This is an optimization exercise on Yosys and OpenROAD, whose aim is small area, a short achievable clock period and few clock cycles per item, not a production implementation. At most, simulation tests tie the RTL to the original design; equivalence was not proved. The series may have gaps, and a smaller design here may also do less where the tests do not look. Function not checked in run 4: the RTL went through the layout flow alone.

**Run 1: placed cells, one colour a class**

Fill, decap, tap and diode cells in grey.
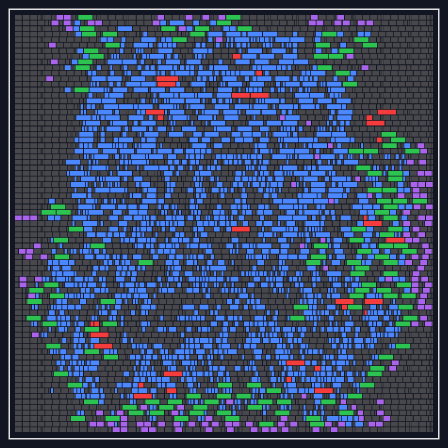
**Run 1: port wiring**

The bar under the picture is 50 µm long.
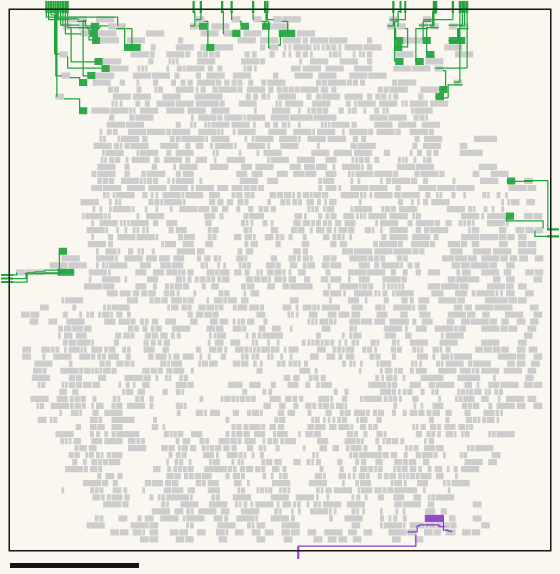
**Run 1: the clock network**

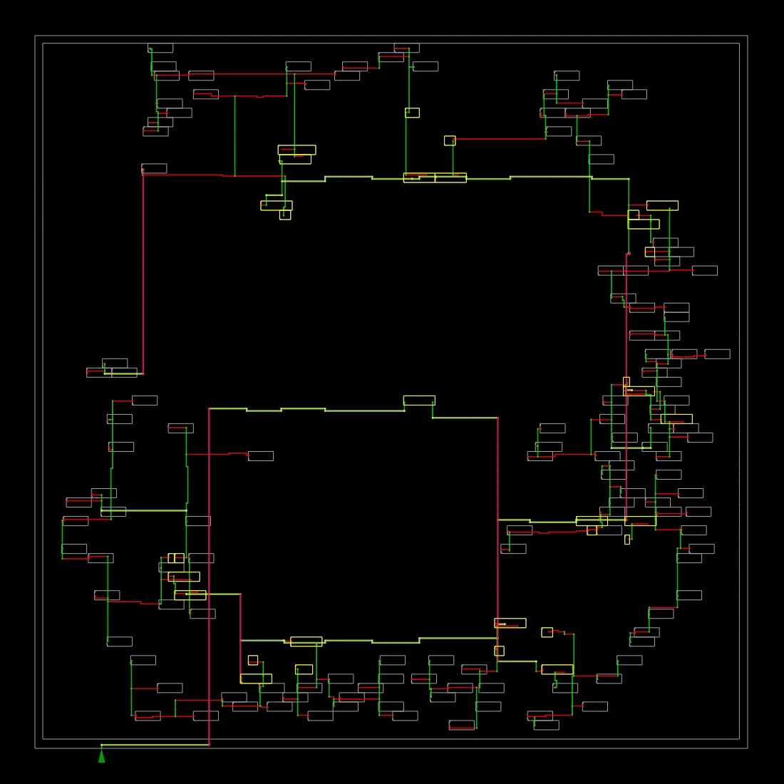
**Run 1: finished layout with every layer on**

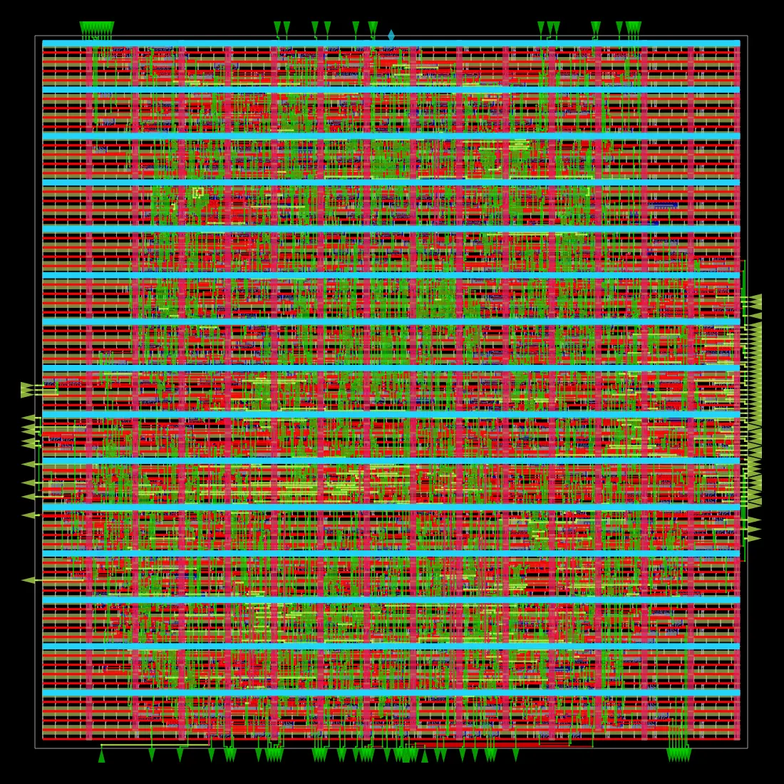
==> design.v <==
module mul_simple #(     
    parameter DATA_1_WIDTH = 8,
    parameter DATA_2_WIDTH = DATA_1_WIDTH,
    parameter RES_WIDTH = DATA_1_WIDTH + DATA_2_WIDTH
)(
    input wire [DATA_1_WIDTH - 1 : 0] first,
    input wire [DATA_2_WIDTH - 1 : 0] second,
    output wire [RES_WIDTH - 1 : 0] result
);
    wire [RES_WIDTH - 1 : 0] first_byte_extended;
    assign first_byte_extended = {{(RES_WIDTH - DATA_1_WIDTH){1'b0}}, first[DATA_1_WIDTH - 1 : 0]};
    wire [RES_WIDTH - 1 : 0] mul_by_digit [DATA_2_WIDTH - 1 : 0];
    genvar i;
    generate for(i = 0; i < DATA_2_WIDTH; i = i + 1) begin : loop_mul
        assign mul_by_digit[i] = (first_byte_extended << i) & {RES_WIDTH{second[i]}};
    end
    endgenerate
    wire [RES_WIDTH - 1 : 0] mid_data [DATA_2_WIDTH - 1 : 0];
    generate for(i = 0; i < DATA_2_WIDTH; i = i + 1) begin : loop_sum
        if(i == 0)
            assign mid_data[i] = mul_by_digit[i];
        else
            assign mid_data[i] = mid_data[i - 1] + mul_by_digit[i];  
    end              
    endgenerate      
    assign result = mid_data[DATA_2_WIDTH - 1];
endmodule
module mul #(  
    parameter DATA_WIDTH = 32,
    parameter RES_WIDTH = DATA_WIDTH * 2,
    parameter PART_DATA_WIDTH = 8  
)(
    input wire clk,
    input wire reset,
    input wire rd_en,
    input wire wr_en,
    input wire [DATA_WIDTH - 1 : 0] wr_data_1,   
    input wire [DATA_WIDTH - 1 : 0] wr_data_2,
    output wire [RES_WIDTH - 1 : 0] rd_data,
    output reg wr_ready,
    output reg rd_ready,
    output reg rd_val
);
    reg [DATA_WIDTH - 1 : 0] wr_data_1_save;
    reg [DATA_WIDTH - 1 : 0] wr_data_2_save;
    reg [RES_WIDTH - 1 : 0] result;
    localparam EXT_WIDTH = DATA_WIDTH + DATA_WIDTH % PART_DATA_WIDTH;
    wire [EXT_WIDTH - 1 : 0] wr_data_2_save_extended;
    generate if(EXT_WIDTH == DATA_WIDTH) begin : gen_if_ext
        assign wr_data_2_save_extended = wr_data_2_save;
    end
    else begin
        assign wr_data_2_save_extended = {{(EXT_WIDTH - DATA_WIDTH){1'b0}}, wr_data_2_save[DATA_WIDTH - 1 : 0]};
    end  
    endgenerate
    localparam STEP_COUNT = EXT_WIDTH / PART_DATA_WIDTH;
    localparam STEP_WIDTH = $clog2(STEP_COUNT);
    reg [STEP_WIDTH- 1 : 0] step;
    wire [PART_DATA_WIDTH - 1 : 0] part_second [STEP_COUNT - 1 : 0];
    genvar i;
    generate for(i = 0; i < STEP_COUNT; i = i + 1) begin : loop_parts
        assign part_second[i] = wr_data_2_save_extended[PART_DATA_WIDTH * (i + 1) - 1 : PART_DATA_WIDTH * i];
    end      
    endgenerate
    localparam PART_RES_WIDTH = RES_WIDTH;
    wire [PART_RES_WIDTH - 1 : 0] part_res;
    mul_simple #(.DATA_1_WIDTH(DATA_WIDTH), .DATA_2_WIDTH(PART_DATA_WIDTH), .RES_WIDTH(PART_RES_WIDTH)) mul_simple_main
               (wr_data_1_save, part_second[step], part_res);
    localparam STEP_MUL_PDW_WIDTH = $clog2(STEP_COUNT * PART_DATA_WIDTH);  
    wire [STEP_MUL_PDW_WIDTH - 1 : 0] step_mul_PDW;
    localparam PDW_WIDTH = $clog2(PART_DATA_WIDTH + 1);
    generate if(PDW_WIDTH < STEP_WIDTH) begin : gen_if_compare
    mul_simple #(.DATA_1_WIDTH(STEP_WIDTH), .DATA_2_WIDTH(PDW_WIDTH), .RES_WIDTH(STEP_MUL_PDW_WIDTH))
        mul_simple_step (step, PART_DATA_WIDTH [PDW_WIDTH - 1 : 0], step_mul_PDW);
    end
    else begin : gen_else_compare
    mul_simple #(.DATA_1_WIDTH(PDW_WIDTH), .DATA_2_WIDTH(STEP_WIDTH), .RES_WIDTH(STEP_MUL_PDW_WIDTH))
        mul_simple_step (PART_DATA_WIDTH [PDW_WIDTH - 1 : 0], step, step_mul_PDW);
    end
    endgenerate
    assign rd_data = result;
    always @(posedge clk)
        if(reset)
            wr_ready <= 1;
        else
            wr_ready <= (wr_en & wr_ready) ? 0 :
                (rd_en & rd_ready) ? 1 : wr_ready;
    always @(posedge clk)
        if(reset)
            rd_ready <= 0;
        else
            rd_ready <= (rd_en & rd_ready) ? 0 :
                (~wr_ready & ~rd_ready & step == STEP_COUNT - 1) ? 1 : rd_ready;
    always @(posedge clk) begin
        if(reset) begin
            wr_data_1_save <= 0;
            wr_data_2_save <= 0;
        end
        else begin
            wr_data_1_save <= (wr_en & wr_ready) ? wr_data_1 : wr_data_1_save;
            wr_data_2_save <= (wr_en & wr_ready) ? wr_data_2 : wr_data_2_save;
        end
    end
    always @(posedge clk)
        if(reset)
            step <= 0;
        else
            step <= (step == STEP_COUNT - 1) ? 0 :
                (~wr_ready & ~rd_ready) ? step + 1 : step;
    always @(posedge clk)
        if(reset)
            result <= 0;
        else
            result <= (wr_en & wr_ready) ? 0 :
                (~rd_ready & ~wr_ready) ? result + ((part_res) << step_mul_PDW) : result;
    always @(posedge clk)
        if(reset)
            rd_val <= 0;
        else
            rd_val <= (rd_en) ? rd_ready : rd_val;
endmodule
==> run.sh <==
#!/bin/bash
# synth_recipe.tcl (not shown) runs the flow's synth.tcl, then flattens the netlist and writes it again
# the make line also repeats each setting of config.mk as NAME=value (left out here)
make -C /OpenROAD-flow-scripts/flow DESIGN_CONFIG=/design/flow/config.mk WORK_HOME=/design/flow/orfs CLKGATE_MAP_FILE= SYNTH_SCRIPT=/design/flow/synth_recipe.tcl finish
==> config.mk <==
export PLATFORM = sky130hd
export DESIGN_NAME = mul
export DESIGN_NICKNAME = mul
export VERILOG_FILES = /design/flow/design.v
export SDC_FILE = /design/flow/constraint.sdc
export NUM_CORES = 4
export LEC_CHECK = 0
export CAP_MARGIN = 20
export CORE_MARGIN = 2
export CORE_UTILIZATION = 40
export SLEW_MARGIN = 20
==> constraint.sdc <==
create_clock -name core_clock -period 11.0 [get_ports {clk}]
set_input_delay 2.2000 -clock core_clock [delete_from_list [all_inputs] [get_ports {clk}]]
set_output_delay 2.2000 -clock core_clock [all_outputs]
set_load 0.01 [all_outputs]
==> metrics.md, run 1 <==
| Metric | Value |
|---|---|
| YS warnings | `3` |
| Setup TNS | `0 ns` |
| Post-synthesis sequential area ratio | `0.158` |
| I/O pin count | `135` |
| Final hold violations | `0` |
| Register area | `2660 µm²` |
| Clock slew at reported path FFs | `0.07 ns` |
| Largest net degree at the start of global routing | `70` |
| Via/cell ratio | `5.61` |
| Post-synth ARST share | `0` |
| Crit path DAT | `10.56 ns` |
| Final net count | `2453` |
| Core ar. | `41700 µm²` |
| Startpoint Class | `flip-flop` |
| GRT Overall Usage | `0.234` |
| Netlist cell types | `68` |
| Fin crit period | `10.22 ns` |
| Initial detailed-routing violation count | `954` |
| Unrepaired setup endpoints after global routing | `false` |
| Synth area leaders | `fa_1 22%, dfxtp_1 16%, ha_1 9.4%, and2_1 7.1%, nand2_1 5.3%` |
| Slew headroom | `0.395` |
| Yosys top cell by area | `fa_1` |
| DR vias | `14739` |
| Wire length per cell | `19.3 µm` |
| First-pass GRT wire length | `80700 µm` |
| Number of synthesized flops with an enable pin | `0` |
| Clock tree from TritonCTS | `yes` |
| Hold_sp | `result[9]$_SDFFE_PP0P_` |
| Post-DP HPWL | `39300 µm` |
| Crit path max fanout | `57` |
| Initial core utilization | `0.403` |
| WL final | `50600 µm` |
| Cell area after layout | `19100 µm²` |
| Placer Congestion | `0.921` |
| Max Slew Vio Count | `0` |
| Dpl cell area | `18600 µm²` |
| CP peak stage delay | `0.73 ns` |
| Grt ovf | `0` |
| Seq cells post-synth | `133` |
| Num CTS Buffers | `17` |
| Hold Path Class | `reg2reg` |
| Crit path from | `step[1]$_SDFFE_PP0P_` |
| Worst-Skew Late Latency | `0.47 ns` |
| Antenna viol nets, final | `0` |
| Finished Layout Cells | `2628` |
| Initial antenna violation count | `0` |
| Outcome | `finished clean` |
| Setup Fix Bufs, Post-CTS | `0` |
| Clock skew | `0.0211 ns` |
| Post-Synthesis Cells | `2022` |
| Root Driver | `clkbuf_16` |
| Rows | `75` |
| Resize count post-CTS | `0` |
| Worst r2r src | `step[1]$_SDFFE_PP0P_` |
| Max Cap Viol | `0` |
| Ys flop type | `dfxtp_1` |
| Fin crit share | `0.929` |
| Fmax | `0.0978 GHz` |
| 1st-pass router iterations | `6` |
| Top cell type's share of synthesized area | `0.218` |
| Worst Setup End Kind | `flip-flop` |
| Syn_area_per_cell | `8.31 µm²` |
| Worst-Margin Slew | `0.889 ns` |
| DRC | `0` |
Testbench counts for the RTL of run 1, summed over its fixed seeds: cycles 3,072, items 512.
About 'placed cells, one colour a class':
- remaining buffers and delay cells: purple (cells 150; share of their area 7.9%)
- clock drivers and dummy loads: red (cells 32; share of their area 3.1%)
- combinational and other logic: blue (cells 1774; share of their area 75%)
- sequential cells: green (cells 133; share of their area 14%)

About 'port wiring':
- `wr_ready`: purple (bits 1; direction output; edge south; end cells 1; buffers 1; wire 76.8 µm)
- `wr_data_1`: green (bits 32; direction input; edge 27 north, 3 west, 2 east; end cells 32; buffers 32; wire 788 µm)

About 'the clock network':
clock sinks: 133
clock buffers: 19
FF+latch count: 133

About 'finished layout with every layer on':
Core Util, Final: 0.459
Die W: 209 µm

run 1: cell families (layout without fill, tap and decap cells):
kind of cell | Yosys count | in the layout | share of synthesized area
and+or+nand+nor | 680 | 680 | 0.201
AOI/OAI and AO/OA | 501 | 501 | 0.197
adders and majority gates | 309 | 309 | 0.312
buffers and inverters | 272 | 339 | 0.0613
DFF | 133 | 133 | 0.158
xor gates and xnor gates | 85 | 85 | 0.0443
muxes | 42 | 42 | 0.0261
run 1: through the flow:
stage	hold slack [ns]	worst slack, ns
after floorplan	0.448	1.59
after global placement	0.468	0.965
after detailed placement	0.467	0.822
after CTS	0.478	0.825
after global routing	0.502	0.124
final	0.472	0.776
run 1: worst max-delay path: cells and delay by family (launching register included):
| kind | cells | cell delay, ns |
|---|---|---|
| AOI/OAI and AO/OA | 20 | 4.20 |
| adders and majority gates | 8 | 3.22 |
| muxes | 1 | 0.73 |
| and+or+nand+nor | 3 | 0.58 |
| xor gates and xnor gates | 2 | 0.52 |
| buffers and inverters | 2 | 0.49 |
| DFF | 1 | 0.33 |
run 1: worst paths after layout:
kind,to,slack (ns),cells after the start
hold reg to reg,result[9]$_SDFFE_PP0P_,0.47,2
setup / recovery,result[59]$_SDFFE_PP0P_,0.78,36
setup reg to reg,result[59]$_SDFFE_PP0P_,0.78,36
hold / removal,result[9]$_SDFFE_PP0P_,0.47,2
run 1: layer usage:
metal,wire length (µm),global-route usage,vias up
li1,-,-,6987
met1,22600,0.313,7263
met2,24300,0.389,425
met3,2520,0.0379,64
met4,1130,0.0709,0
met5,0,0,-
run 1: flip-flops by register name, indices dropped and copies added (netlist names):
register and cells:
result 64, wr_data_1_save 32, wr_data_2_save 32, step 2
rd_ready 1, rd_val 1, wr_ready 1
run 1: cells in the mapped netlist, types with 5 or more instances:
master / number
nand2_1: 236
and2_1: 190
fa_1: 183
a21oi_1: 164
inv_1: 155
dfxtp_1: 133
ha_1: 126
clkbuf_1: 95
nor2_1: 93
o21ai_0: 76
a21o_1: 72
a22o_1: 59
xnor2_1: 53
nand3_1: 41
mux2i_1: 36
xor2_1: 32
nand4_1: 28
and3_1: 20
o21bai_1: 19
o21a_1: 17
nor2b_1: 16
nor3_1: 16
nand2b_1: 15
buf_1: 13
a31oi_1: 9
or3_1: 9
a222oi_1: 8
o21ai_1: 8
a211oi_1: 7
buf_2: 7
a21boi_0: 5
a311oi_1: 5
mux2_2: 5
nor4_1: 5
o22ai_1: 5
run 1: layout by cell type (no fill, tap or decap), types with 76 or more instances in the layout:
master and instances:
clkdlybuf4s50_1 134, a21oi_1 163, dfxtp_1 132, ha_1 126
nand2_1 236, fa_1 183, and2_1 190, nor2_1 91
o21ai_0 76, inv_1 155
run 1: layout make-up:
| type | instances | area share |
|---|---|---|
| Tap cell | 539 | 0.0353 |
| Timing Repair Buffer | 150 | 0.0764 |
| Sequential cell | 133 | 0.139 |
| Clock inverter | 13 | 0.00648 |
| Multi-Input combinational cell | 1617 | 0.689 |
| Inverter | 157 | 0.0308 |
| Clock buffer | 19 | 0.0232 |
**Run 1: clock network drawn from the DEF**

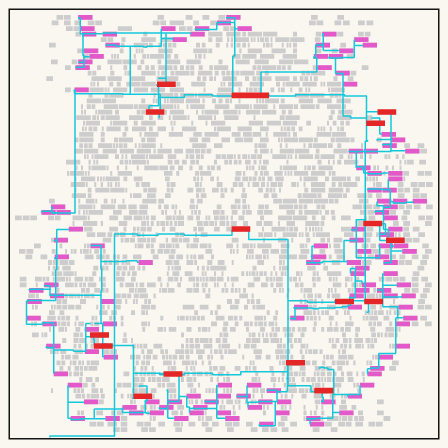

==> run 2: too many edits to list; what changed since run 1 <==
design.v: 121 -> 1733 lines; modules unchanged: 0
  mul_fa: new, 4 lines
  mul_ha: new, 4 lines
  mul: edited, 94 -> 1725 lines
  removed: mul_simple
==> module mul_fa as of run 2 <==
module mul_fa (input wire a, input wire b, input wire c, output wire s, output wire co);
    assign s = a ^ b ^ c;
    assign co = (a & b) | (a & c) | (b & c);
endmodule
==> module mul_ha as of run 2 <==
module mul_ha (input wire a, input wire b, output wire s, output wire co);
    assign s = a ^ b;
    assign co = a & b;
endmodule
==> flow/run.sh (new file) <==
#!/bin/bash
set -euo pipefail
MARGIN=7.5
bash standard.sh SETUP_SLACK_MARGIN=$MARGIN finish > standard_flow.log 2>&1
==> standard.sh (new file) <==
#!/bin/bash
# synth_recipe.tcl (not shown) runs the flow's synth.tcl, then flattens the netlist and writes it again
# the make line also repeats each setting of config.mk as NAME=value (left out here)
make -C /OpenROAD-flow-scripts/flow DESIGN_CONFIG=/design/flow/config.mk WORK_HOME=/design/flow/orfs CLKGATE_MAP_FILE= SYNTH_SCRIPT=/design/flow/synth_recipe.tcl "${@:-finish}"
--- a/config.mk
+++ b/config.mk
@@ -6,6 +6,8 @@
 export NUM_CORES = 4
 export LEC_CHECK = 0
+export ABC_AREA = 1
 export CAP_MARGIN = 20
 export CORE_MARGIN = 2
 export CORE_UTILIZATION = 40
 export SLEW_MARGIN = 20
+export SYNTH_HIERARCHICAL = 1
removed: run.sh
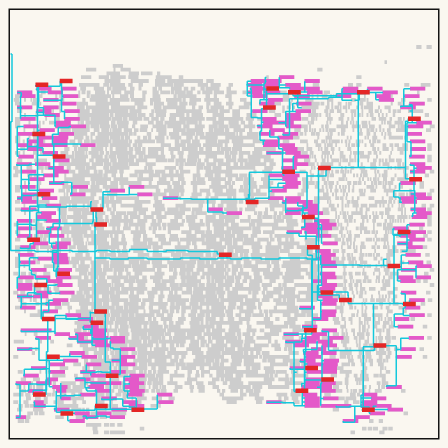
**Above:** run 2 (clock network drawn from the DEF).
- clock wires: cyan (length 5180 µm)
- flip-flops: magenta (count 341)
- clock drivers: red (count 42)
- flops lie: widely spread
- routed clock nets: 43

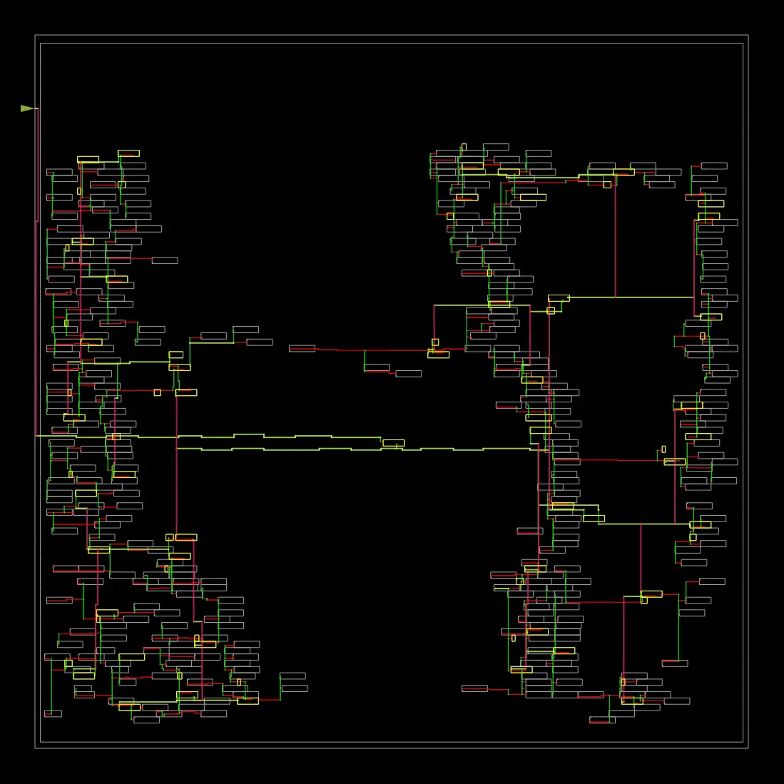
**Above:** run 2 (the clock network).
FF+latch count: 341
clock buffers: 48
clock sinks: 341
Num CTS Buffers: 42

==> run 2 against run 1 <==
  * Still clean
  * Count of clock-buffer cells in the layout rose by 29
  * Non-clock buffer count rose by 284
  * Register-to-register slack improved by 5.9 ns
  * Global-route usage rose by 6.1 points
  * First-iteration DRC count rose to 4.3 times the previous value
  * Cell count rose by 100%
  * Core utilization rose by 5.2 points
  * Highest routed layer is now met5
==> metrics.md, run 2 <==
| Metric | Value |
|---|---|
| Slew headroom | `0.387` |
| Netlist cell types | `45` |
| Worst R2R Path Depth | `9` |
| Placer Congestion | `0.953` |
| Via/cell ratio | `5.92` |
| Final net count | `4768` |
| Count leader, synth | `nand2_1` |
| Clock skew | `0.0343 ns` |
| Clock slew at reported path FFs | `0.07 ns` |
| Max Cap Viol | `0` |
| Root Driver | `clkbuf_16` |
| Largest net degree at the start of global routing | `80` |
| Setup TNS | `0 ns` |
| Clock tree from TritonCTS | `yes` |
| Post-synth top cells | `772 x nand2_1, 574 x xor2_1, 496 x o22ai_1, 480 x fa_1, 446 x inv_1` |
| Final hold violations | `0` |
| Placed insts | `4992` |
| Fin crit period | `4.32 ns` |
| Synth area leaders | `edfxtp_1 27%, fa_1 26%, xor2_1 14%, o22ai_1 8.4%, nand2_1 7.8%` |
| Ys flop type | `edfxtp_1` |
| Hold_sp | `rd_val$_SDFFE_PP0P_` |
| Crit path max fanout | `16` |
| Initial detailed-routing violation count | `4129` |
| Outcome | `finished clean` |
| DRC | `0` |
| Pre-CTS setup slack | `4.80 ns` |
| Wire length per cell | `27.3 µm` |
| Worst r2r dst | `y2[36]$_DFFE_PN_` |
| Worst-Margin Slew | `0.913 ns` |
| Antenna viol nets, final | `0` |
| Post-synthesis sequential area ratio | `0.275` |
| Hold Path Class | `reg2reg` |
| Core ar. | `91700 µm²` |
| Crit path DAT | `4.67 ns` |
| Yosys top cell by area | `edfxtp_1` |
| Post-synth ARST share | `0` |
| Post-Synthesis Cells | `3860` |
| Post-DP HPWL | `83900 µm` |
| Startpoint Class | `flip-flop` |
| Most common cell after layout, fill and taps aside | `nand2_1` |
| Fmax | `0.232 GHz` |
| Worst Setup End Kind | `flip-flop` |
| Grt ovf | `0` |
| Die W | `308 µm` |
| Top cell type's share of synthesized area | `0.272` |
| Worst r2r src | `a1[18]$_DFFE_PN_` |
| Commonest non-fill, non-tap cells in the layout | `765 x nand2_1, 532 x xor2_1, 399 x o22ai_1, 389 x inv_1, 335 x edfxtp_1` |
| R2R setup slack | `6.68 ns` |
| Seq cells post-synth | `341` |
| First-pass GRT wire length | `205000 µm` |
| Unrepaired setup endpoints after global routing | `true` |
| Initial core utilization | `0.404` |
| Worst-Skew Late Latency | `0.60 ns` |
| Hold EP | `rd_val$_SDFFE_PP0P_` |
| I/O pin count | `135` |
| YS warnings | `7` |
| Number of synthesized flops with an enable pin | `335` |
| GRT Overall Usage | `0.295` |
| Fin crit share | `0.392` |
| Biggest regs | `p3: 64 flops, x2: 64 flops, y2: 63 flops` |
| Rows | `111` |
Testbench counts for the RTL of run 2, summed over its fixed seeds: cycles 536, items 512.
## run 2: cell count changes after synthesis, moves of 118 or more
| cell | change |
|---|---|
| nand2_1 | +536 |
| a21oi_1 | -118 |
| and2_1 | -189 |
| fa_1 | +297 |
| xor2_1 | +542 |
| dfxtp_1 | -127 |
| o22ai_1 | +491 |
| edfxtp_1 | +335 |
| inv_1 | +291 |
## run 2: through the flow
stage                      util  hold WS, ns  cell area (µm²)
after floorplan               -        0.424            38400
after global placement    0.433        0.501            39700
after detailed placement  0.433        0.494            39700
after CTS                 0.495        0.500            45400
after global routing      0.511        0.544            46800
final                     0.511        0.500            46800
## run 2: cells by family (layout without fill, tap and decap cells)
family | Yosys count | in the layout | share of synthesized area
AND/OR/NAND/NOR | 1028 | 1032 | 0.112
buffers and inverters | 726 | 990 | 0.0765
adder cells (fa/ha/maj) | 589 | 589 | 0.297
AO/OA/AOI/OAI | 585 | 585 | 0.0980
XOR/XNOR | 575 | 575 | 0.136
flip-flops | 341 | 341 | 0.275
multiplexers | 15 | 15 | 0.00538
other | 1 | 19 | 0.000101
## run 2: worst max-delay path, cell delays in order (launching register included)
cell       delay, ns
edfxtp_1        0.41
bufinv_16       0.23
o22ai_1         0.27
xor2_1          0.28
fa_1            0.46
fa_2            0.58
fa_2            0.45
fa_2            0.39
fa_2            0.56
fa_2            0.43
## run 2: modules after synthesis, one instance, submodules excluded
module / times used / cell area (µm²) / flip-flops and latches
mul_fa: 480 / 20.0 / 0
mul_ha: 46 / 12.5 / 0
mul: 1 / 26800 / 341
## run 2: worst max path at each step
stage                startpoint                  end  slack (ns)
2_1_floorplan             rd_en  wr_ready$_SDFF_PP1_        4.61
5_1_grt        a1[18]$_DFFE_PN_     y2[36]$_DFFE_PN_        6.68
3_3_place_gp              rd_en  wr_ready$_SDFF_PP1_        4.82
3_5_place_dp              rd_en      sk_v$_SDFF_PP0_        4.80
4_1_cts        a1[24]$_DFFE_PN_     y2[36]$_DFFE_PN_        6.85
6_report       a1[18]$_DFFE_PN_     y2[36]$_DFFE_PN_        6.68
## run 2: area by class of cell
| type | instances | area, µm² |
|---|---|---|
| clock inverter | 28 | 309 |
| antenna | 3 | 7.51 |
| inverter | 455 | 2270 |
| tap | 1186 | 1480 |
| fill | 8151 | 44900 |
| clock buffer | 48 | 1070 |
| timing repair inverter | 25 | 268 |
| sequential | 341 | 10200 |
| multi-input combinational | 2812 | 25800 |
| timing repair buffer | 434 | 5430 |
## run 2: repair_timing
action / 4_1_cts / 5_1_grt
pin swaps: 112 / 141
setup endpoints to repair: 432 / 337
resized for setup: 574 / 181
setup buffers: 159 / 37
cloned: 55 / 10
## run 2: routing by layer
layer,global-route usage,share of wire
met1,0.368,0.36
met5,0,0.0013
met3,0.126,0.15
met4,0.164,0.068
met2,0.429,0.42
==> run 3: changes to the inputs <==
==> flow/run.sh (replaced) <==
#!/bin/bash
set -euo pipefail
MARGIN=6.5
bash standard.sh SETUP_SLACK_MARGIN=$MARGIN finish > standard_flow.log 2>&1
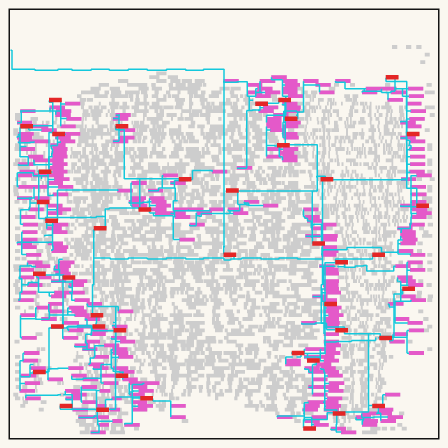
**Above:** run 3 (clock network drawn from the DEF).
- clock wires: cyan (length 5150 µm)
- clock drivers: red (count 43)
- flip-flops: magenta (count 341)
- flops lie: widely spread

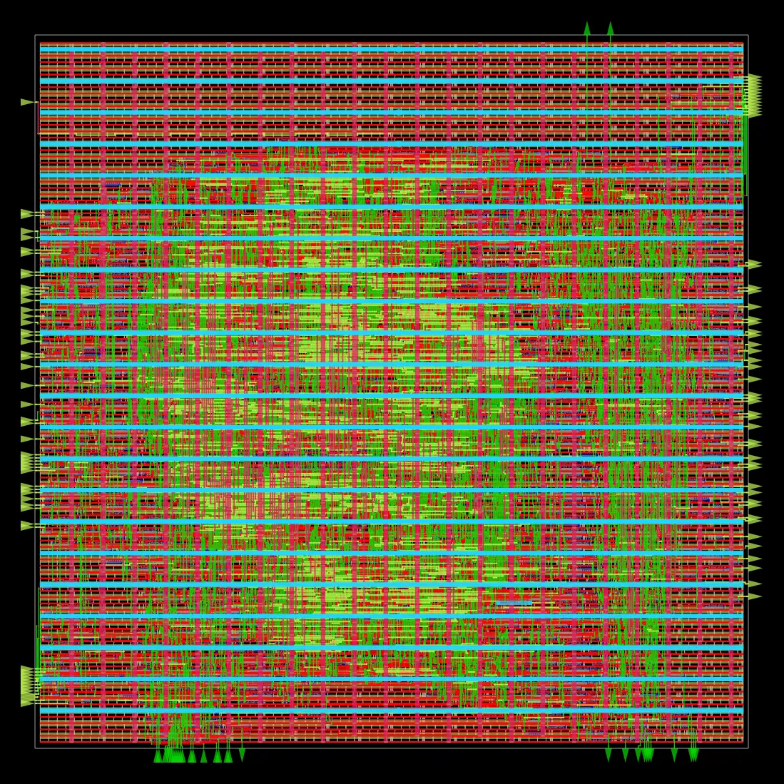
**Above:** run 3 (finished layout with every layer on).
I/O pin count: 135
DIE HEIGHT: 308 µm
WL final: 127000 µm
Core Util, Final: 0.450
cell area after layout: 41300 µm²

==> run 3 against run 2 <==
  * Critical path type unchanged
  * Fmax down 2.1%
  * Final area down 12%
  * Sequential cell count unchanged
  * Critical endpoint is now y2[31]$_DFFE_PN_
  * Still clean on timing, DRC and antenna
  * Synthesized cell count unchanged
  * Non-clock buffer count down 192
  * Cell count down 4.1%
==> metrics.md, run 3 <==
| Metric | Value |
|---|---|
| Post-synthesis sequential area ratio | `0.275` |
| Crit path max-delay cell type | `fa_1` |
| Clock skew | `0.0337 ns` |
| Crit path DAT | `4.72 ns` |
| GRT busiest layer | `met2` |
| Netlist cell types | `45` |
| Fin crit period | `4.41 ns` |
| Post-Synthesis Cells | `3860` |
| Pre-CTS setup slack | `5.48 ns` |
| Max Slew Vio Count | `0` |
| DRC | `0` |
| CP delay by family, top | `adder cells` |
| Most common cell after layout, fill and taps aside | `nand2_1` |
| Crit path max fanout | `31` |
| Count leader, synth | `nand2_1` |
| Worst path cell trace | `inv_1 > buf_4 > o22ai_1 > xor2_1 > fa_1 > fa_1 > fa_1 > fa_1 > fa_1 > fa_1` |
| DR vias | `29085` |
| Hold Path Class | `reg2reg` |
| Final net count | `4551` |
| Die ar. | `95000 µm²` |
| Rows | `111` |
| YS warnings | `7` |
| Finished Layout Cells | `5111` |
| Met3 Usage GRT | `0.0922` |
| Hold WS | `0.513 ns` |
| Fmax | `0.227 GHz` |
| Worst-Skew Late Latency | `0.60 ns` |
| Post-synth top cells | `772 x nand2_1, 574 x xor2_1, 496 x o22ai_1, 480 x fa_1, 446 x inv_1` |
| Clock slew at reported path FFs | `0.06 ns` |
| Synth area leaders | `edfxtp_1 27%, fa_1 26%, xor2_1 14%, o22ai_1 8.4%, nand2_1 7.8%` |
| Final worst setup slack | `6.59 ns` |
| Die W | `308 µm` |
| Ys flop type | `edfxtp_1` |
| GRT Overall Usage | `0.267` |
| Initial antenna violation count | `2` |
| Placed insts | `5006` |
| Yosys top cell by area | `edfxtp_1` |
| Vias in the first global route | `29386` |
| Initial core utilization | `0.404` |
| Grt met1 use | `0.352` |
| CTS hold repair buffers | `0` |
| Core ar. | `91700 µm²` |
| Clock tree from TritonCTS | `yes` |
| Commonest non-fill, non-tap cells in the layout | `770 x nand2_1, 570 x xor2_1, 496 x o22ai_1, 480 x fa_1, 415 x inv_1` |
| Biggest regs | `p3: 64 flops, x2: 64 flops, y2: 63 flops` |
| Max Cap Viol | `0` |
| 1st-pass router iterations | `6` |
| Final hold violations | `0` |
| Root Driver | `clkbuf_16` |
| Unrepaired setup endpoints after global routing | `false` |
| Dpl cell area | `39400 µm²` |
| M2 GR Usage | `0.394` |
| Num CTS Buffers | `43` |
| Post-synth ARST share | `0` |
| Outcome | `finished clean` |
| Antenna viol nets, final | `0` |
| Worst-Margin Slew | `0.987 ns` |
| Slew headroom | `0.341` |
| Wire length per cell | `24.9 µm` |
| Grt ovf | `0` |
| Initial detailed-routing violation count | `3233` |
| Syn_area_per_cell | `9.59 µm²` |
| Cell mode on critical path | `fa_1` |
| Largest net degree at the start of global routing | `72` |
| Startpoint Class | `flip-flop` |
| Worst Setup End Kind | `flip-flop` |
| Post-DP HPWL | `86200 µm` |
| Clock sinks | `341` |
| Inserted Diodes | `0` |
| CP peak stage delay | `0.62 ns` |
| Setup TNS | `0 ns` |
| Fin crit share | `0.401` |
==> run 3: changes by cell type in the layout (fill, tap and decap cells not counted), moves of 62 or more <==
cell,before,now
o22ai_2,74,0
fa_1,292,480
buf_4,135,73
clkdlybuf4s50_1,66,134
o22ai_1,399,496
fa_2,188,0
==> run 3: final timing paths <==
check / start / endpoint / slack (ns) / cells after the start
max: e1[3]$_DFFE_PN_ / y2[31]$_DFFE_PN_ / 6.59 / 10
min reg2reg: sk_a[13]$_DFFE_PP_ / a1[13]$_DFFE_PN_ / 0.51 / 2
min: sk_a[13]$_DFFE_PP_ / a1[13]$_DFFE_PN_ / 0.51 / 2
max reg2reg: e1[3]$_DFFE_PN_ / y2[31]$_DFFE_PN_ / 6.59 / 10
==> run 3: layout make-up <==
| class | count | area [µm²] |
|---|---|---|
| Inverter | 455 | 1760 |
| Clock buffer | 58 | 1180 |
| Timing Repair Buffer | 242 | 2330 |
| Clock inverter | 18 | 141 |
| Sequential cell | 341 | 10200 |
| Fill cell | 8762 | 50400 |
| Tap cell | 1186 | 1480 |
| Multi-Input combinational cell | 2811 | 24200 |
==> run 3: per-module statistics from Yosys (local to each module, per instance) <==
module,flops+latches,cells
mul_ha,0,1
mul,341,3334
mul_fa,0,1
==> run 3: per-layer routing <==
layer / vias up / share of wire
met5: - / 0.00010
met4: 2 / 0.052
met3: 392 / 0.12
met2: 1885 / 0.43
met1: 14119 / 0.40
li1: 12687 / -
==> run 3: worst reg2reg max path, cell delays in order, from the launching register on <==
cell and delay [ns]:
edfxtp_1 0.39, inv_1 0.07, buf_4 0.42, o22ai_1 0.16, xor2_1 0.19, fa_1 0.47
fa_1 0.62, fa_1 0.46, fa_1 0.39, fa_1 0.52, fa_1 0.45
==> run 3: cells by family after synthesis <==
logic type                 synth area share
AOI/OAI and AO/OA                    0.0980
buffers and inverters                0.0765
and+or+nand+nor                       0.112
other                              0.000101
muxes                               0.00538
xor gates and xnor gates              0.136
DFF                                   0.275
adders and majority gates             0.297
==> run 3: repair_timing <==
action	4_1_cts	5_1_grt
buffers inserted	9	17
pin swaps	1	1
gates resized for setup	22	35
endpoints found under the setup margin	180	247
cloned	1	2
--- run 4: outline of the changes from run 3 ---
design.v: 1733 -> 2102 lines; modules unchanged: 2
  mul: edited, 1725 -> 2094 lines
==> flow/run.sh (replaced) <==
#!/bin/bash
set -euo pipefail
MARGIN=7.0
bash standard.sh SETUP_SLACK_MARGIN=$MARGIN finish > standard_flow.log 2>&1
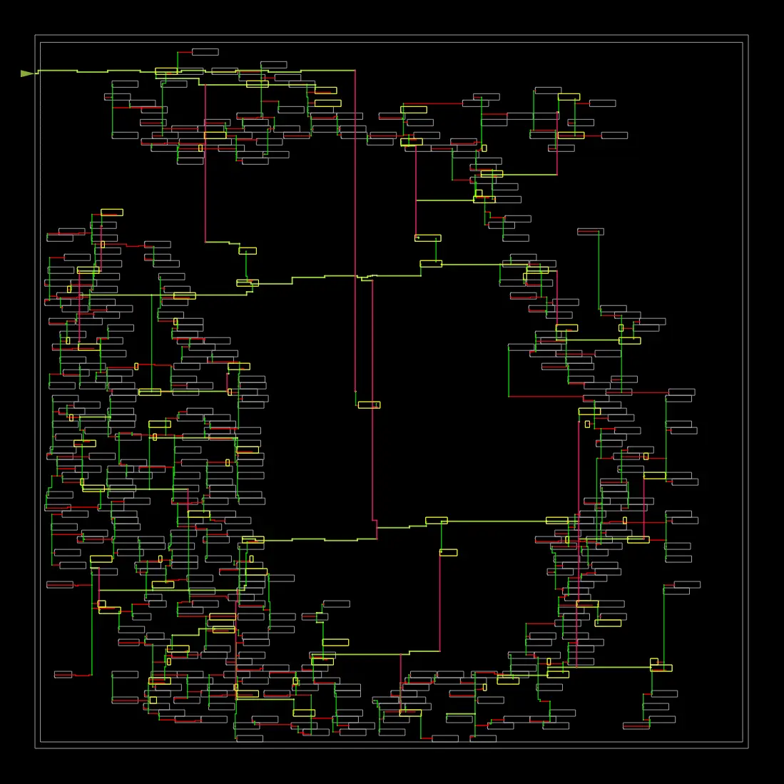
**Above:** run 4 (the clock network).
FF+latch count: 402
clock buffers: 55
clock sinks: 402

==> run 4 against run 3 <==
  * Still clean on timing, DRC and antenna
  * Sequential share of layout area up 5.3 points
  * Global-route usage fell by 2.6 points
  * Clock skew up 0.028 ns
  * First-iteration DRC count is 20% lower
  * Worst hold slack got worse by 0.045 ns
==> metrics.md, run 4 <==
| Metric | Value |
|---|---|
| WL final | `109000 µm` |
| Slew headroom | `0.431` |
| Post-synthesis sequential area ratio | `0.337` |
| Cell mode on critical path | `fa_1` |
| Root Driver | `clkbuf_16` |
| Initial detailed-routing violation count | `2599` |
| Crit path DAT | `4.27 ns` |
| Crit path max fanout | `31` |
| Worst Setup End Kind | `flip-flop` |
| Antenna viol nets, final | `0` |
| # fillers | `8033` |
| Final net count | `3707` |
| Top cell type's share of synthesized area | `0.334` |
| Post-DP HPWL | `68900 µm` |
| Setup TNS | `0 ns` |
| 1st-pass router iterations | `7` |
| Most common cell after layout, fill and taps aside | `xor2_1` |
| Clock slew at reported path FFs | `0.06 ns` |
| Commonest non-fill, non-tap cells in the layout | `563 x xor2_1, 509 x fa_1, 496 x o22ai_1, 396 x edfxtp_1, 232 x nand2_1` |
| Rows | `109` |
| Syn_area_per_cell | `11.9 µm²` |
| Startpoint Class | `flip-flop` |
| Count leader, synth | `xor2_1` |
| DR vias | `24416` |
| Vias in the first global route | `25362` |
| Max FFs per register | `188` |
| Outcome | `finished clean` |
| Core ar. | `88200 µm²` |
| Final worst setup slack | `7.04 ns` |
| Biggest regs | `cs2: 188 flops, p3: 64 flops` |
| Clock tree from TritonCTS | `yes` |
| Max Slew Vio Count | `0` |
| Worst-Margin Slew | `0.853 ns` |
| CTS hold repair buffers | `0` |
| Worst-Skew Late Latency | `0.63 ns` |
| Hold_sp | `rd_val$_SDFFE_PP0P_` |
| Buffers & Inverters on Critical Path | `2` |
| Max Cap Viol | `0` |
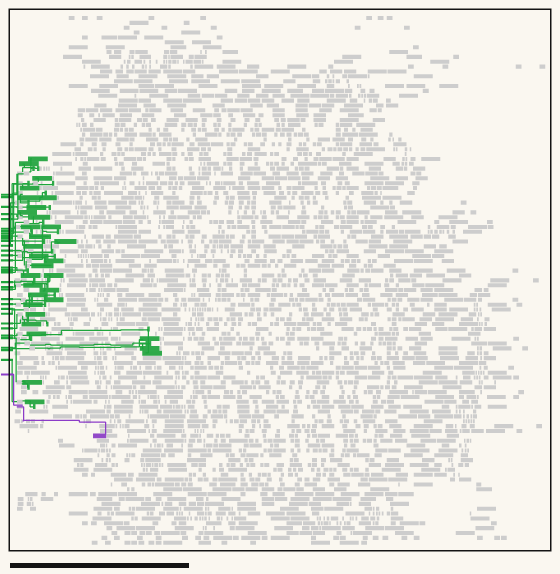
**Above:** run 4 (port wiring).
The bar under the picture is 100 µm long.
- `wr_ready`: purple (bits 1; direction output; edge west; end cells 1; buffers 1; wire 90.0 µm)
- `wr_data_1`: green (bits 32; direction input; edge west; end cells 64; buffers 32; wire 1070 µm)

run 4: cell count changes in the layout (fill, tap and decap cells not counted), moves of 9 or more:
| cell | delta |
|---|---|
| nand2_1 | -538 |
| mux2i_1 | +13 |
| inv_1 | -245 |
| nor2_1 | -81 |
| a21oi_1 | -23 |
| fa_1 | +29 |
| nand3_1 | -35 |
| nor3_1 | -9 |
| xnor2_1 | +9 |
| buf_4 | -23 |
| edfxtp_1 | +61 |
| mux2i_2 | -13 |
run 4: routing by layer:
metal,share of wire,up-vias,track usage,wire (µm)
met5,0.00025,-,0,27
met4,0.041,4,0.0951,4520
met3,0.12,281,0.0855,13200
met2,0.45,1516,0.365,48800
met1,0.39,12324,0.317,42600
li1,-,10291,-,-
run 4: stage by stage:
| step | cells | cell area [µm²] | hold slack [ns] |
|---|---|---|---|
| final | 4223 | 40100 | 0.468 |
| after global routing | 4221 | 40100 | 0.494 |
| after CTS | 4210 | 39800 | 0.472 |
| after detailed placement | 4115 | 38100 | 0.463 |
| after global placement | 4115 | 38100 | 0.470 |
| after floorplan | 3002 | 35700 | 0.424 |
run 4: per-module statistics from Yosys (local to each module, per instance):
module | times used | cell area, µm²
mul | 1 | 25400
mul_ha | 46 | 12.5
mul_fa | 480 | 20.0
run 4: worst min-delay path, cell delays in order, from the launching register on:
cell and delay, ns:
dfxtp_1 0.31, nand2_1 0.06, a21oi_1 0.05
run 4: repair_timing:
item,in CTS,in global routing
gates resized for setup,26,68
pin swaps,2,0
setup endpoints to repair,249,216
cloned,3,0
setup buffers,8,11
run 4: final timing paths:
| kind | end | slack (ns) | depth (start not counted) |
|---|---|---|---|
| max | cs2[96]$_DFFE_PN_ | 7.04 | 9 |
| min | rd_val$_SDFFE_PP0P_ | 0.47 | 2 |
| min reg2reg | rd_val$_SDFFE_PP0P_ | 0.47 | 2 |
| max reg2reg | cs2[96]$_DFFE_PN_ | 7.04 | 9 |
run 4: layout make-up:
cell class | count | area (µm²) | share of cell area
multi-input combinational | 2139 | 22000 | 0.547
clock inverter | 29 | 349 | 0.00870
sequential | 402 | 12000 | 0.299
tap | 1165 | 1460 | 0.0363
antenna | 2 | 5.00 | 0.000125
clock buffer | 55 | 1180 | 0.0295
inverter | 193 | 754 | 0.0188
timing repair buffer | 238 | 2410 | 0.0600
run 4: kinds of logic (layout without fill, tap and decap cells):
| family | after synthesis | in the layout | synth area share |
|---|---|---|---|
| compound gates | 576 | 576 | 0.102 |
| xor+xnor | 575 | 575 | 0.141 |
| fa+ha+maj | 619 | 619 | 0.325 |
| buf+inv | 464 | 515 | 0.0502 |
| flops | 402 | 402 | 0.337 |
| mux | 15 | 15 | 0.00422 |
| other cells | 1 | 18 | 0.000105 |
| simple gates | 335 | 338 | 0.0390 |

==> screenshots <==
Met1 routing.
panel A
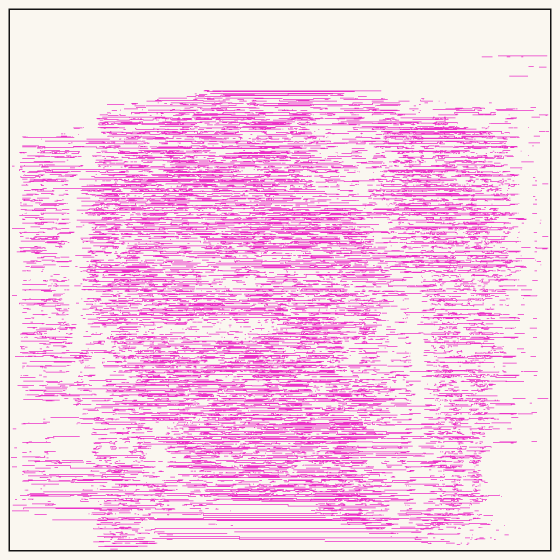
panel B
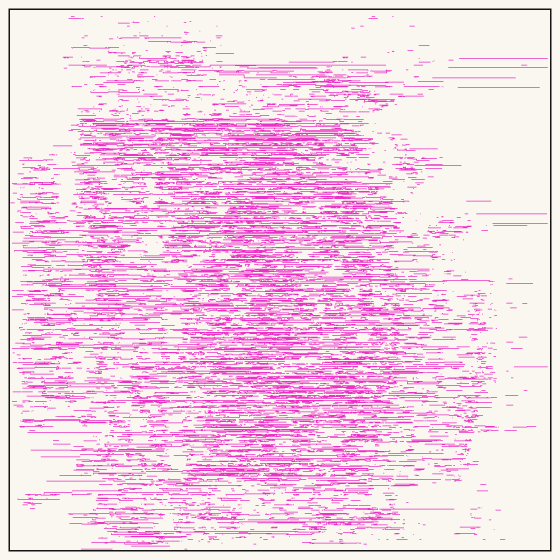
panel C
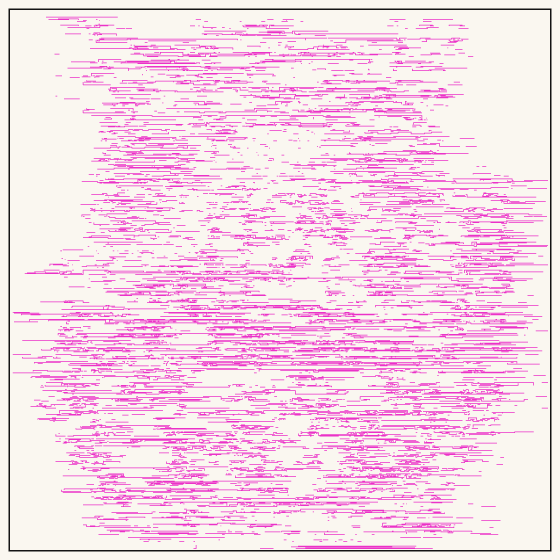
run 3: panel A
run 1: panel C
run 4: panel B

Key to panel C:
- wire length on this layer: 22.6 mm
- share of all routed wire: 45%
- nets with wire on the layer: 2237
- main direction: horizontal


==> layout pictures side by side <==
Placed cells, one colour a class.
Fill, decap, tap and diode cells in grey.
picture 1
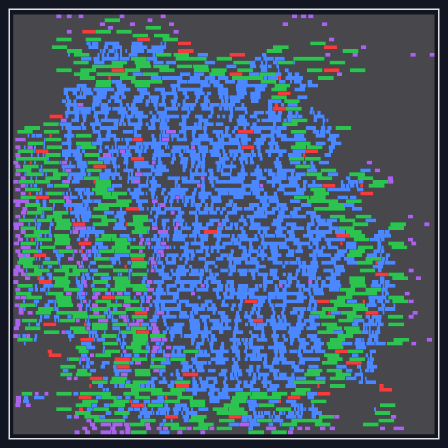
picture 2
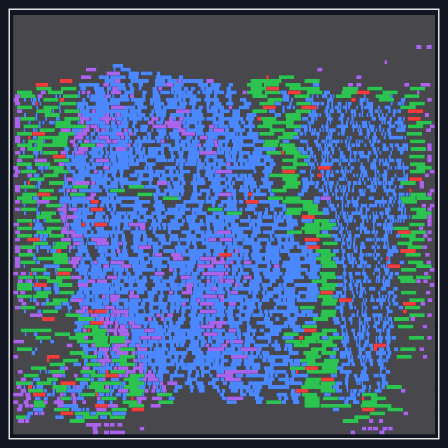
- most sequential cells: picture 1
| picture | from |
|---|---|
| picture 2 | run 2 |
| picture 1 | run 4 |

## what the ideal ports hide
How much do the figures lean on ideal ports? The routed layouts below were timed once more, with nothing changed but the port constraints. Step 1 (the two cells are an assumption about what drives the block):
set clk [get_ports {clk}]
set_driving_cell -lib_cell sky130_fd_sc_hd__clkbuf_16 $clk
set_driving_cell -lib_cell sky130_fd_sc_hd__buf_2 [delete_from_list [all_inputs] $clk]
Step 2 moves the port delays by t, midway between the first and last clock arrival at a register: inputs arrive t later, outputs are due t later. That takes back most of the time a late clock gives input paths. Three values: ideal ports, drivers, drivers and shift; two values: the first two.
run | t, ns | slack for setup (ns) | hold WS [ns] | latest minus earliest clock arrival (ns)
run 1 | 0.514 | 0.776 / 0.776 / 0.776 | 0.472 / 0.472 / 0.472 | 0.023 / 0.023
run 2 | 0.655 | 6.684 / 6.684 / 6.684 | 0.500 / 0.500 / 0.500 | 0.034 / 0.035
run 3 | 0.647 | 6.592 / 6.592 / 6.161 | 0.513 / 0.513 / 0.513 | 0.035 / 0.036
run 4 | 0.665 | 7.038 / 7.038 / 6.632 | 0.468 / 0.468 / 0.468 | 0.064 / 0.064
After both steps setup and hold are still met in every run listed. The setup slack of run 3, which loses most, moves by 0.000 ns with the drivers and by -0.431 ns with both steps.
